What follows belongs to an exercise in optimizing a design on an open flow for small area and a short achievable clock period; a production flow would make more cautious choices. For this run, only the layout was checked, not whether the RTL still works.

Signal metal coverage by tile:
27 x 27 tiles, from dark blue (low) to red (high), scaled to the fullest tile. Values are wire area over tile area, all layers added.
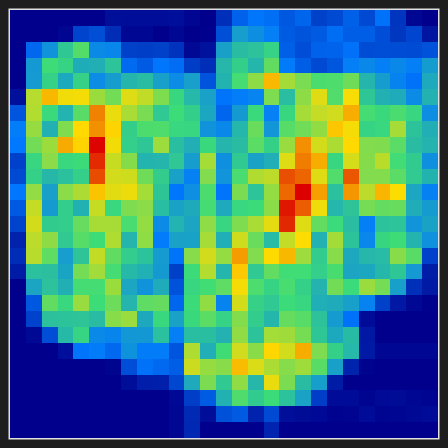
Worst path highlighted:
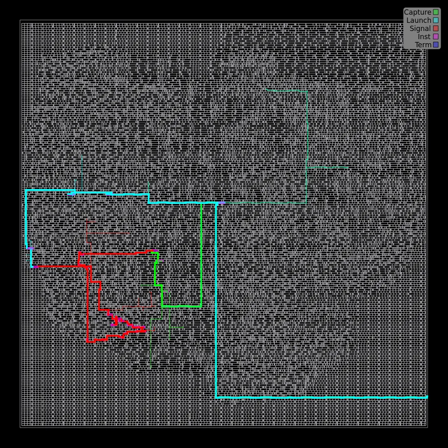
I/O pins on the die edge:
Scale bar: 200 um. Pins as bars across the die edge, other pins in grey.
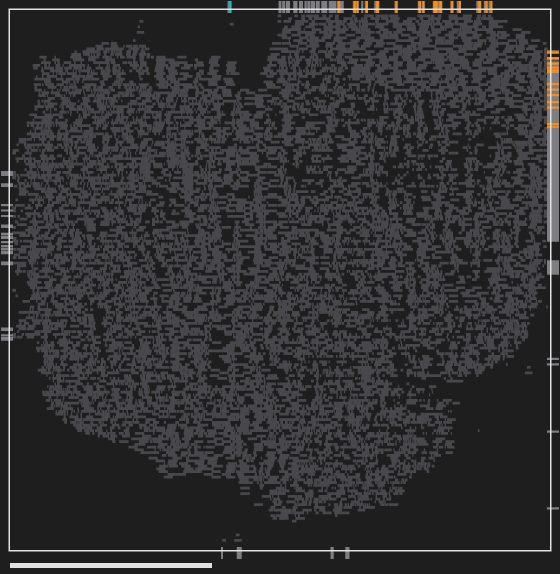
Close-up of the layout:
Window x 257 to 277, y 364 to 384 um. Cells in grey, sequential cells in the stronger grey; small squares are vias.
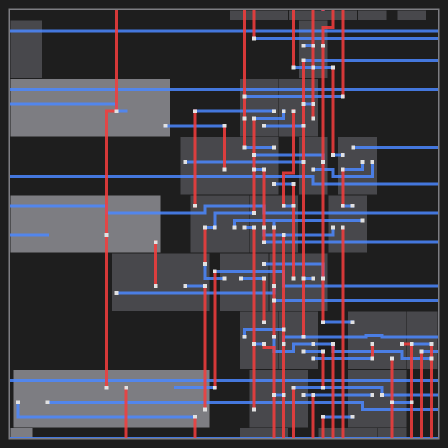
==> design/flow/run.sh <==
#!/bin/bash
# synth_recipe.tcl (not shown) runs the flow's synth.tcl, then flattens the netlist and writes it again
# the make line also repeats each setting of config.mk as NAME=value (left out here)
make -C /OpenROAD-flow-scripts/flow DESIGN_CONFIG=/design/flow/config.mk WORK_HOME=/design/flow/orfs CLKGATE_MAP_FILE= SYNTH_SCRIPT=/design/flow/synth_recipe.tcl finish
==> design/flow/config.mk <==
export PLATFORM = sky130hd
export DESIGN_NAME = NTT2
export DESIGN_NICKNAME = NTT2
export VERILOG_FILES = /design/flow/design.v
export SDC_FILE = /design/flow/constraint.sdc
export NUM_CORES = 4
export LEC_CHECK = 0
export CAP_MARGIN = 20
export CORE_MARGIN = 2
export CORE_UTILIZATION = 40
export SLEW_MARGIN = 20
==> design/flow/constraint.sdc <==
create_clock -name core_clock -period 8.0 [get_ports {clk}]
set_input_delay 1.6000 -clock core_clock [delete_from_list [all_inputs] [get_ports {clk}]]
set_output_delay 1.6000 -clock core_clock [all_outputs]
set_load 0.01 [all_outputs]
==> design/flow/design.v <==
`timescale 1 ns / 1 ps
`timescale 1 ns / 1 ps
module FA(input  x,y,z,
          output c,s);
assign {c,s} = x+y+z;
endmodule
`timescale 1 ns / 1 ps
module CSA(input      [(2*(1 << ($clog2(32))))-1:0] x,y,z,
           output reg [(2*(1 << ($clog2(32))))-1:0] c,s);
wire [(2*(1 << ($clog2(32))))-1:0] c_t,s_t;
generate
	genvar csa_idx;
	for(csa_idx=0; csa_idx<(2*(1 << ($clog2(32)))); csa_idx=csa_idx+1) begin: FA_LOOP
		FA fau(x[csa_idx],y[csa_idx],z[csa_idx],c_t[csa_idx],s_t[csa_idx]);
	end
endgenerate
always @(*) begin: SHIFT_LOOP
	integer i;
	for(i=0; i<((2*(1 << ($clog2(32))))-1); i=i+1) begin
		c[i+1] = c_t[i];
		s[i]   = s_t[i];
	end
	c[0]                = 1'b0;
	s[(2*(1 << ($clog2(32))))-1] = s_t[(2*(1 << ($clog2(32))))-1];
end
endmodule
`timescale 1 ns / 1 ps
module intMult(input clk,reset,
			   input [32-1:0] A,B,
			   output reg[(2*32)-1:0] C);
(* use_dsp = "yes" *) reg [(2*(1 << ($clog2(32))))-1:0] output_dsp [(1 << (($clog2((1 << ($clog2(32))))) - 4))*(1 << (($clog2((1 << ($clog2(32))))) - 4))-1:0];
wire[(2*(1 << ($clog2(32))))-1:0] op_reg     [((((1 << ($clog2(32))) > 16) ? ((1 << (($clog2((1 << ($clog2(32))))) - 4))*(1 << (($clog2((1 << ($clog2(32))))) - 4))-2) : 0)*3+2)-1:0];
reg [15:0] first_index_dsp  [(1 << (($clog2((1 << ($clog2(32))))) - 4))-1:0];
reg [15:0] second_index_dsp [(1 << (($clog2((1 << ($clog2(32))))) - 4))-1:0];
wire[(2*(1 << ($clog2(32))))-1:0] csa_out_c;
wire[(2*(1 << ($clog2(32))))-1:0] csa_out_s;
reg [(2*(1 << ($clog2(32))))-1:0] C_out;
reg [(2*(1 << ($clog2(32))))-1:0] S_out;
genvar i_gen_loop,m_gen_loop;
generate
  for(i_gen_loop=0; i_gen_loop < (1 << (($clog2((1 << ($clog2(32))))) - 4)); i_gen_loop=i_gen_loop+1)
  begin
	always @(*) begin
	   first_index_dsp [i_gen_loop] = (A >> (i_gen_loop*16));
	   second_index_dsp[i_gen_loop] = (B >> (i_gen_loop*16));
	end
  end
endgenerate
genvar i_loop;
genvar m_loop;
generate
  for(i_loop=0; i_loop < (1 << (($clog2((1 << ($clog2(32))))) - 4)); i_loop=i_loop+1)
  begin
		for(m_loop=0; m_loop < (1 << (($clog2((1 << ($clog2(32))))) - 4)); m_loop=m_loop+1)
		begin
always @(posedge clk or posedge reset)
begin
			if(reset)
				output_dsp[(i_loop*(1 << (($clog2((1 << ($clog2(32))))) - 4)))+m_loop][(2*(1 << ($clog2(32))))-1:0] <= 0;
			else
				output_dsp[(i_loop*(1 << (($clog2((1 << ($clog2(32))))) - 4)))+m_loop][(2*(1 << ($clog2(32))))-1:0] <= (first_index_dsp[i_loop][15:0] * second_index_dsp[m_loop][15:0])<<((i_loop+m_loop)*16);
		end
  end
end
endgenerate
generate
	genvar m;
	for(m=0; m<((1 << (($clog2((1 << ($clog2(32))))) - 4))*(1 << (($clog2((1 << ($clog2(32))))) - 4))); m=m+1) begin: DUMMY
        assign op_reg[m] = output_dsp[m];
    end
endgenerate
generate
	genvar k;
	for(k=0; k<((((1 << ($clog2(32))) > 16) ? ((1 << (($clog2((1 << ($clog2(32))))) - 4))*(1 << (($clog2((1 << ($clog2(32))))) - 4))-2) : 0)); k=k+1) begin: CSA_LOOP
		CSA csau(op_reg[3*k+0],op_reg[3*k+1],op_reg[3*k+2],op_reg[((1 << (($clog2((1 << ($clog2(32))))) - 4))*(1 << (($clog2((1 << ($clog2(32))))) - 4)))+2*k+0],op_reg[((1 << (($clog2((1 << ($clog2(32))))) - 4))*(1 << (($clog2((1 << ($clog2(32))))) - 4)))+2*k+1]);
	end
endgenerate
always @(posedge clk or posedge reset) begin
	if(reset) begin
		C_out <= 0;
		S_out <= 0;
	end
	else begin
		C_out <= ((1 << ($clog2(32))) > 16) ? op_reg[((((1 << ($clog2(32))) > 16) ? ((1 << (($clog2((1 << ($clog2(32))))) - 4))*(1 << (($clog2((1 << ($clog2(32))))) - 4))-2) : 0)*3+2)-1] : op_reg[0];
		S_out <= ((1 << ($clog2(32))) > 16) ? op_reg[((((1 << ($clog2(32))) > 16) ? ((1 << (($clog2((1 << ($clog2(32))))) - 4))*(1 << (($clog2((1 << ($clog2(32))))) - 4))-2) : 0)*3+2)-2] : op_reg[0];
	end
end
always @(posedge clk or posedge reset) begin
	if(reset)
		C <= 0;
	else
		C <= ((1 << ($clog2(32))) > 16) ? (C_out + S_out) : S_out;
end
endmodule
`timescale 1 ns / 1 ps
module ModRed_sub #(parameter CURR_DATA = 64, NEXT_DATA = 55)
                  (input                                     clk,reset,
				   input     [32-1:0]  qH,
				   input     [CURR_DATA-1:0]                 T1,
				   output reg[NEXT_DATA-1:0]                 C);
reg [(((($clog2(512)))+1))-1:0]             T2L;
reg [(((($clog2(512)))+1))-1:0]             T2;
reg [(CURR_DATA - ((($clog2(512)))+1))-1:0] T2H;
reg                             CARRY;
(* use_dsp = "yes" *) reg [(32 * 2) - 1:0]      MULT;
always @(*) begin
	T2L = T1[(((($clog2(512)))+1))-1:0];
    T2  = (-T2L);
end
always @(posedge clk or posedge reset) begin
    if(reset) begin
        T2H   <= 0;
        CARRY <= 0;
        MULT  <= 0;
    end
    else begin
        T2H   <= (T1 >> (((($clog2(512)))+1)));
        CARRY <= (T2L[((($clog2(512)))+1)-1] | T2[((($clog2(512)))+1)-1]);
        MULT  <= qH * T2;
    end
end
always @(posedge clk or posedge reset) begin
    if(reset) begin
        C <= 0;
    end
    else begin
        C <= (MULT+T2H)+CARRY;
    end
end
endmodule
`timescale 1 ns / 1 ps
module ModRed (input                               clk,reset,
			   input      [32-1:0]     q,
			   input      [(2*32)-1:0] P,
			   output reg [32-1:0]     C);
wire [(2*32)-1:0] C_reg [((32 > ((($clog2(512)))+1)) ? ((32 > (((($clog2(512)))+1) * 2)) ? ((32 > (((($clog2(512)))+1) * 3)) ? ((32 > (((($clog2(512)))+1) * 4)) ? ((32 > (((($clog2(512)))+1) * 5)) ? ((32 > (((($clog2(512)))+1) * 6)) ? ((32 > (((($clog2(512)))+1) * 7)) ? 8 : 7) : 6) : 5) : 4) : 3) : 2) : 1):0];
assign C_reg[0][(2*32)-1:0] = P[(2*32)-1:0];
genvar i_gen_loop;
generate
  for(i_gen_loop=0; i_gen_loop < (((32 > ((($clog2(512)))+1)) ? ((32 > (((($clog2(512)))+1) * 2)) ? ((32 > (((($clog2(512)))+1) * 3)) ? ((32 > (((($clog2(512)))+1) * 4)) ? ((32 > (((($clog2(512)))+1) * 5)) ? ((32 > (((($clog2(512)))+1) * 6)) ? ((32 > (((($clog2(512)))+1) * 7)) ? 8 : 7) : 6) : 5) : 4) : 3) : 2) : 1)-1); i_gen_loop=i_gen_loop+1)
  begin
		ModRed_sub        #(.CURR_DATA((2*32)-(i_gen_loop  )*(((($clog2(512)))+1)-1)),
						 .NEXT_DATA((2*32)-(i_gen_loop+1)*(((($clog2(512)))+1)-1)))
		           mrs  (.clk(clk),
						 .reset(reset),
						 .qH(q[32-1:((($clog2(512)))+1)]),
						 .T1(C_reg[i_gen_loop]  [((2*32)-(i_gen_loop)  *(((($clog2(512)))+1)-1))-1:0]),
						 .C (C_reg[i_gen_loop+1][((2*32)-(i_gen_loop+1)*(((($clog2(512)))+1)-1))-1:0]));
  end
endgenerate
ModRed_sub        #(.CURR_DATA((2*32)-(((32 > ((($clog2(512)))+1)) ? ((32 > (((($clog2(512)))+1) * 2)) ? ((32 > (((($clog2(512)))+1) * 3)) ? ((32 > (((($clog2(512)))+1) * 4)) ? ((32 > (((($clog2(512)))+1) * 5)) ? ((32 > (((($clog2(512)))+1) * 6)) ? ((32 > (((($clog2(512)))+1) * 7)) ? 8 : 7) : 6) : 5) : 4) : 3) : 2) : 1)-1)*(((($clog2(512)))+1)-1)),
				 .NEXT_DATA(32+2))
		   mrsl (.clk(clk),
				 .reset(reset),
				 .qH(q[32-1:((($clog2(512)))+1)]),
				 .T1(C_reg[((32 > ((($clog2(512)))+1)) ? ((32 > (((($clog2(512)))+1) * 2)) ? ((32 > (((($clog2(512)))+1) * 3)) ? ((32 > (((($clog2(512)))+1) * 4)) ? ((32 > (((($clog2(512)))+1) * 5)) ? ((32 > (((($clog2(512)))+1) * 6)) ? ((32 > (((($clog2(512)))+1) * 7)) ? 8 : 7) : 6) : 5) : 4) : 3) : 2) : 1)-1][((2*32)-(((32 > ((($clog2(512)))+1)) ? ((32 > (((($clog2(512)))+1) * 2)) ? ((32 > (((($clog2(512)))+1) * 3)) ? ((32 > (((($clog2(512)))+1) * 4)) ? ((32 > (((($clog2(512)))+1) * 5)) ? ((32 > (((($clog2(512)))+1) * 6)) ? ((32 > (((($clog2(512)))+1) * 7)) ? 8 : 7) : 6) : 5) : 4) : 3) : 2) : 1)-1)*(((($clog2(512)))+1)-1))-1:0]),
				 .C (C_reg[((32 > ((($clog2(512)))+1)) ? ((32 > (((($clog2(512)))+1) * 2)) ? ((32 > (((($clog2(512)))+1) * 3)) ? ((32 > (((($clog2(512)))+1) * 4)) ? ((32 > (((($clog2(512)))+1) * 5)) ? ((32 > (((($clog2(512)))+1) * 6)) ? ((32 > (((($clog2(512)))+1) * 7)) ? 8 : 7) : 6) : 5) : 4) : 3) : 2) : 1)  ][(32+2)-1:0]));
wire [32+1:0] C_ext;
wire [32+1:0] C_temp;
assign C_ext  = C_reg[((32 > ((($clog2(512)))+1)) ? ((32 > (((($clog2(512)))+1) * 2)) ? ((32 > (((($clog2(512)))+1) * 3)) ? ((32 > (((($clog2(512)))+1) * 4)) ? ((32 > (((($clog2(512)))+1) * 5)) ? ((32 > (((($clog2(512)))+1) * 6)) ? ((32 > (((($clog2(512)))+1) * 7)) ? 8 : 7) : 6) : 5) : 4) : 3) : 2) : 1)][(32+2)-1:0];
assign C_temp = C_ext - q;
always @(posedge clk or posedge reset)
begin
	if(reset) begin
		C <= 0;
	end
	else begin
		if (C_temp[32+1])
			C <= C_ext;
		else
			C <= C_temp[32-1:0];
	end
end
endmodule
`timescale 1 ns / 1 ps
module ModMult (input clk,reset,
               input [32-1:0] A,B,
               input [32-1:0] q,
               output[32-1:0] C);
wire [(2*32)-1:0] P;
intMult im(clk,reset,A,B,P);
ModRed  mr(clk,reset,q,P,C);
endmodule
`timescale 1 ns / 1 ps
module ShiftReg #(parameter SHIFT = 1, DATA=32)
   (input         clk,reset,
    input  [DATA-1:0] data_in,
    output [DATA-1:0] data_out);
reg [DATA-1:0] shift_array [SHIFT-1:0];
always @(posedge clk or posedge reset) begin
    if(reset)
        shift_array[0] <= 0;
    else
        shift_array[0] <= data_in;
end
genvar shft;
generate
    for(shft=0; shft < SHIFT-1; shft=shft+1) begin: DELAY_BLOCK
        always @(posedge clk or posedge reset) begin
            if(reset)
                shift_array[shft+1] <= 0;
            else
                shift_array[shft+1] <= shift_array[shft];
        end
    end
endgenerate
assign data_out = shift_array[SHIFT-1];
endmodule
`timescale 1 ns / 1 ps
module NTT2(input 					        clk,reset,
			input      [32-1:0] q,
            input      [32-1:0] NTTin0,NTTin1,
			input      [32-1:0] MULin,
			output reg [32-1:0] ADDout,SUBout,
			output reg [32-1:0] NTToutEVEN,NTToutODD);
wire        [32  :0] madd;
wire signed [32+1:0] madd_q;
wire        [32-1:0] madd_res;
assign madd     = NTTin0 + NTTin1;
assign madd_q   = madd - q;
assign madd_res = (madd_q[32+1] == 1'b0) ? madd_q[32-1:0] : madd[32-1:0];
wire        [32  :0] msub;
wire signed [32+1:0] msub_q;
wire        [32-1:0] msub_res;
assign msub     = NTTin0 - NTTin1;
assign msub_q   = msub + q;
assign msub_res = (msub[32] == 1'b0) ? msub[32-1:0] : msub_q[32-1:0];
reg [32-1:0] MULin0,MULin1;
reg [32-1:0] ADDreg;
always @(posedge clk) begin
	if(reset) begin
		MULin0 <= 0;
		MULin1 <= 0;
		ADDreg <= 0;
	end
	else begin
		MULin0 <= MULin;
		MULin1 <= msub_res;
		ADDreg <= madd_res;
	end
end
wire [32-1:0] MODout;
ModMult mm(clk,reset,MULin0,MULin1,q,MODout);
wire [32-1:0] ADDreg_next;
ShiftReg #(.SHIFT(3 + ((((32 > ((($clog2(512)))+1)) ? ((32 > (((($clog2(512)))+1) * 2)) ? ((32 > (((($clog2(512)))+1) * 3)) ? ((32 > (((($clog2(512)))+1) * 4)) ? ((32 > (((($clog2(512)))+1) * 5)) ? ((32 > (((($clog2(512)))+1) * 6)) ? ((32 > (((($clog2(512)))+1) * 7)) ? 8 : 7) : 6) : 5) : 4) : 3) : 2) : 1))*2 + 1)),.DATA(32)) unit00(clk,reset,ADDreg,ADDreg_next);
always @(*) begin
    ADDout = ADDreg_next;
    SUBout = MODout;
    NTToutEVEN = ADDreg_next;
end
always @(posedge clk) begin
	if(reset) begin
		NTToutODD <= 0;
	end
	else begin
		NTToutODD <= SUBout;
	end
end
endmodule
==> results.json <==
{
  "final_util_pct": 45.0,
  "tightest_slew_ns": 1.31,
  "bufAreaShareNonClock_pct": 4.19,
  "placed_cell_area_um2": 121000,
  "fmax_ghz": 0.132,
  "drtAntennaViolNets": 0,
  "root_buffer": "clkbuf_16",
  "syn_to_final_growth_pct": 11.8,
  "layout_setup_ws_ns": 0.402,
  "setup_viol": 0,
  "initial_core_util_pct": 40.3,
  "n_tap_cell": 3724,
  "post-route-period-util_pct": 95.0,
  "synth.most_common_cell": "inv_1",
  "fp-row-count": 194,
  "holdWs_ns": 0.284,
  "synthMuxAreaShare_pct": 0.524,
  "status": "timing/DRC/antenna clean",
  "hpwl_mm": 253,
  "hold_class": "flip-flop to flip-flop",
  "r2r-start": "MULin0[6]",
  "core_area_um2": 280000,
  "startpoint": "MULin0[6]",
  "synth_top_family_by_area": "adder cells",
  "vias_per_cell": 5.11,
  "post_cts_buffers": 0,
  "fillers": 26310,
  "antenna_found_initial": 32,
  "syn_nets": 13873,
  "synth_top_area_cell": "dfrtp_1",
  "hold-path-cell-count": 0,
  "grt_overflow": 0,
  "yosys-top-cells-area": "dfrtp_1, fa_1, ha_1",
  "clk_pin_slew_ns": 0.06,
  "arrival_ns": 8.22,
  "rrSetupSlack_ns": 0.40,
  "synthAdderAreaFrac_pct": 37.3,
  "syn_area_per_cell_um2": 10.0,
  "cts_hold_buf": 0,
  "endpoint": "mm.im.output_dsp[0][29]",
  "timing_worst_setup_path_type": "flip-flop to flip-flop",
  "antennaDiodeCount": 18,
  "dp_slack_ns": 0.0543,
  "cp_max_fo": 13,
  "seq_area_um2": 31900,
  "largest_reg_flops": 384,
  "clk_share_pct": 4.09,
  "skew_ns": 0.0839,
  "wl_met2_mm": 149,
  "clk_latency_ns": 0.82,
  "synth.top_cell.area_share_pct": 26.0,
  "wl_per_cell_um": 20.8,
  "wirelength_mm": 320,
  "grt_use_total_pct": 22.7,
  "final_cell_area_um2": 126000,
  "endpoint_kind": "flip-flop",
  "ys_ff_latch": 1298,
  "drt_first_pass_iters": 6,
  "synthFlopType": "dfrtp_1",
  "place_congestion": 0.908,
  "clkbuf_count": 201,
  "cts_tree": "done",
  "multi_input_comb_cells": 7603,
  "grt_pass1_wl_mm": 498,
  "vias": 78682,
  "inverters_excl_clock": 1899,
  "use_met3_pct": 3.82,
  "yosys.area_share.simple_pct": 13.6,
  "use_met1_pct": 29.8,
  "dp_cells": 15106,
  "drv_slew": 0,
  "required_ns": 8.62,
  "multi_input_area_um2": 71900,
  "r2r_end": "mm.im.output_dsp[0][29]",
  "numCtsBuffers": 152,
  "yosysSeqAreaShare_pct": 28.2,
  "signal_buffers": 582,
  "largest_class": "multi-input combinational cells",
  "hold_viol_final": 0,
  "routed.top_layer": "met5",
  "max_cap_viol_count": 0,
  "synth_xor_area_share_pct": 4.56,
  "wl_met1_mm": 136,
  "min_to": "unit00.shift_array[0][19]",
  "ys_warn_count": 16,
  "r2r.worst_path.cells": 24,
  "syn_area_um2": 113000,
  "multi_input_area_share_pct": 57.0,
  "syn_inst": 11253,
  "io_pins": 258,
  "synth_cell_type_count": 106,
  "grt_pass1_vias": 85178,
  "cts_max_path_buffers": 4,
  "grt_busiest_layer": "met2",
  "async_flop_share_pct": 90.1,
  "synth_compound_area_share_pct": 7.74,
  "post-route-drc-count": 0,
  "grt_max_degree": 171,
  "worst_setup_path_start_kind": "flip-flop",
  "seq_cell_count": 1298,
  "drt_iter0_drc": 4961,
  "seq-cell-share_pct": 25.3,
  "met2_usage_pct": 37.0,
  "synth_edf_count": 0,
  "rsz0062_at_grt": "no",
  "nets": 14156,
  "yosys-top-cells-count": "inv_1, fa_1, nand2_1, dfrtp_1, ha_1",
  "h-tree-depth": 4,
  "worstHoldStart": "ADDreg[19]",
  "cts_resized": 0,
  "cts_num_sinks": 1298,
  "drive_gt1_share_pct": 6.09,
  "die_area_um2": 286000,
  "max_slew_margin_pct": 11.5,
  "wl_met3_mm": 20.3
}
-- 'signal metal coverage by tile' (at the start) --
- nearly empty tiles: 17%
- tiles over half the peak: 31%
- mean over tiles: 0.18
- fullest tile: 0.51

-- 'worst path highlighted' (at the start) --
Final TNS setup: 0 ns
Finished Layout Cells: 15.4k
fin crit period: 7.60 ns

-- 'I/O pins on the die edge' (at the start) --
- orange: `NTToutEVEN` (pins 32; direction output; edge 19 top, 13 right)
- cyan: `reset` (pins 1; direction input; edge top)
- all pins by edge: 149 right, 75 top, 25 left, 9 bottom
Die W: 535 um
Buffers on Ports: 257
Die Y: 535 um

-- 'close-up of the layout' (at the start) --
- blue: metal 1
- red: metal 2
- cells with their middle in the window: 20
- sequential cells in the window: 3
- most frequent: a21o_1 (4), o21ai_0 (3), dfrtp_1 (3)
- netlist names of flops here include: `mm.mr.genblk1.mrs.T2H` (2), `mm.mr.genblk1.mrs.MULT` (1)

layout by cell type, fill, tap and decap left out, types with 123 or more instances in the layout:
cell	n
a21o_1	223
nor2b_1	123
nand2_1	1352
buf_4	298
clkbuf_16	156
dfrtp_1	1170
nor2_1	394
fa_1	1453
inv_1	1894
xnor2_1	433
xor2_1	150
and2_1	799
clkdlybuf4s50_1	241
o21ai_0	174
ha_1	1036
a21oi_1	412
critical path, stage by stage (launching register included):
cell and delay (ns):
dfxtp_1 0.90, nand2_1 0.17, fa_1 0.55, inv_1 0.05, fa_1 0.49, inv_1 0.06
fa_1 0.48, fa_1 0.55, inv_1 0.05, fa_1 0.47, inv_1 0.05, fa_1 0.47
inv_1 0.04, ha_1 0.34, a21oi_1 0.17, nor2b_1 0.08, or4_1 0.44, o221a_2 0.29
a31oi_1 0.35, a211oi_1 0.27, o311a_1 0.40, o31a_1 0.27, o21a_1 0.17, nor2_1 0.11
xnor2_1 0.26

static timing again, ports no longer ideal:
The flow's constraints put no driver on any port. The routed layout listed below was extracted and timed again, unchanged, in two steps.
Step 1 assumes that a clkbuf_16 drives the clock port and a buf_2 every other input.
Step 2 also shifts input and output timing later by t, the mid clock arrival at the registers, as if the neighbouring blocks saw the same clock.
a / b / c = ideal ports / drivers / drivers and shift; a / b = the first two.
shift t [ns]: 0.897
slack for setup (ns): 0.402 / 0.402 / -0.029
worst setup path at the end: input to register
pins driven straight from the clock port: 1
Met with ideal ports but missed after step 2: setup timing in this run. The setup slack of this run moves by 0.000 ns with the drivers and by -0.431 ns with both steps.
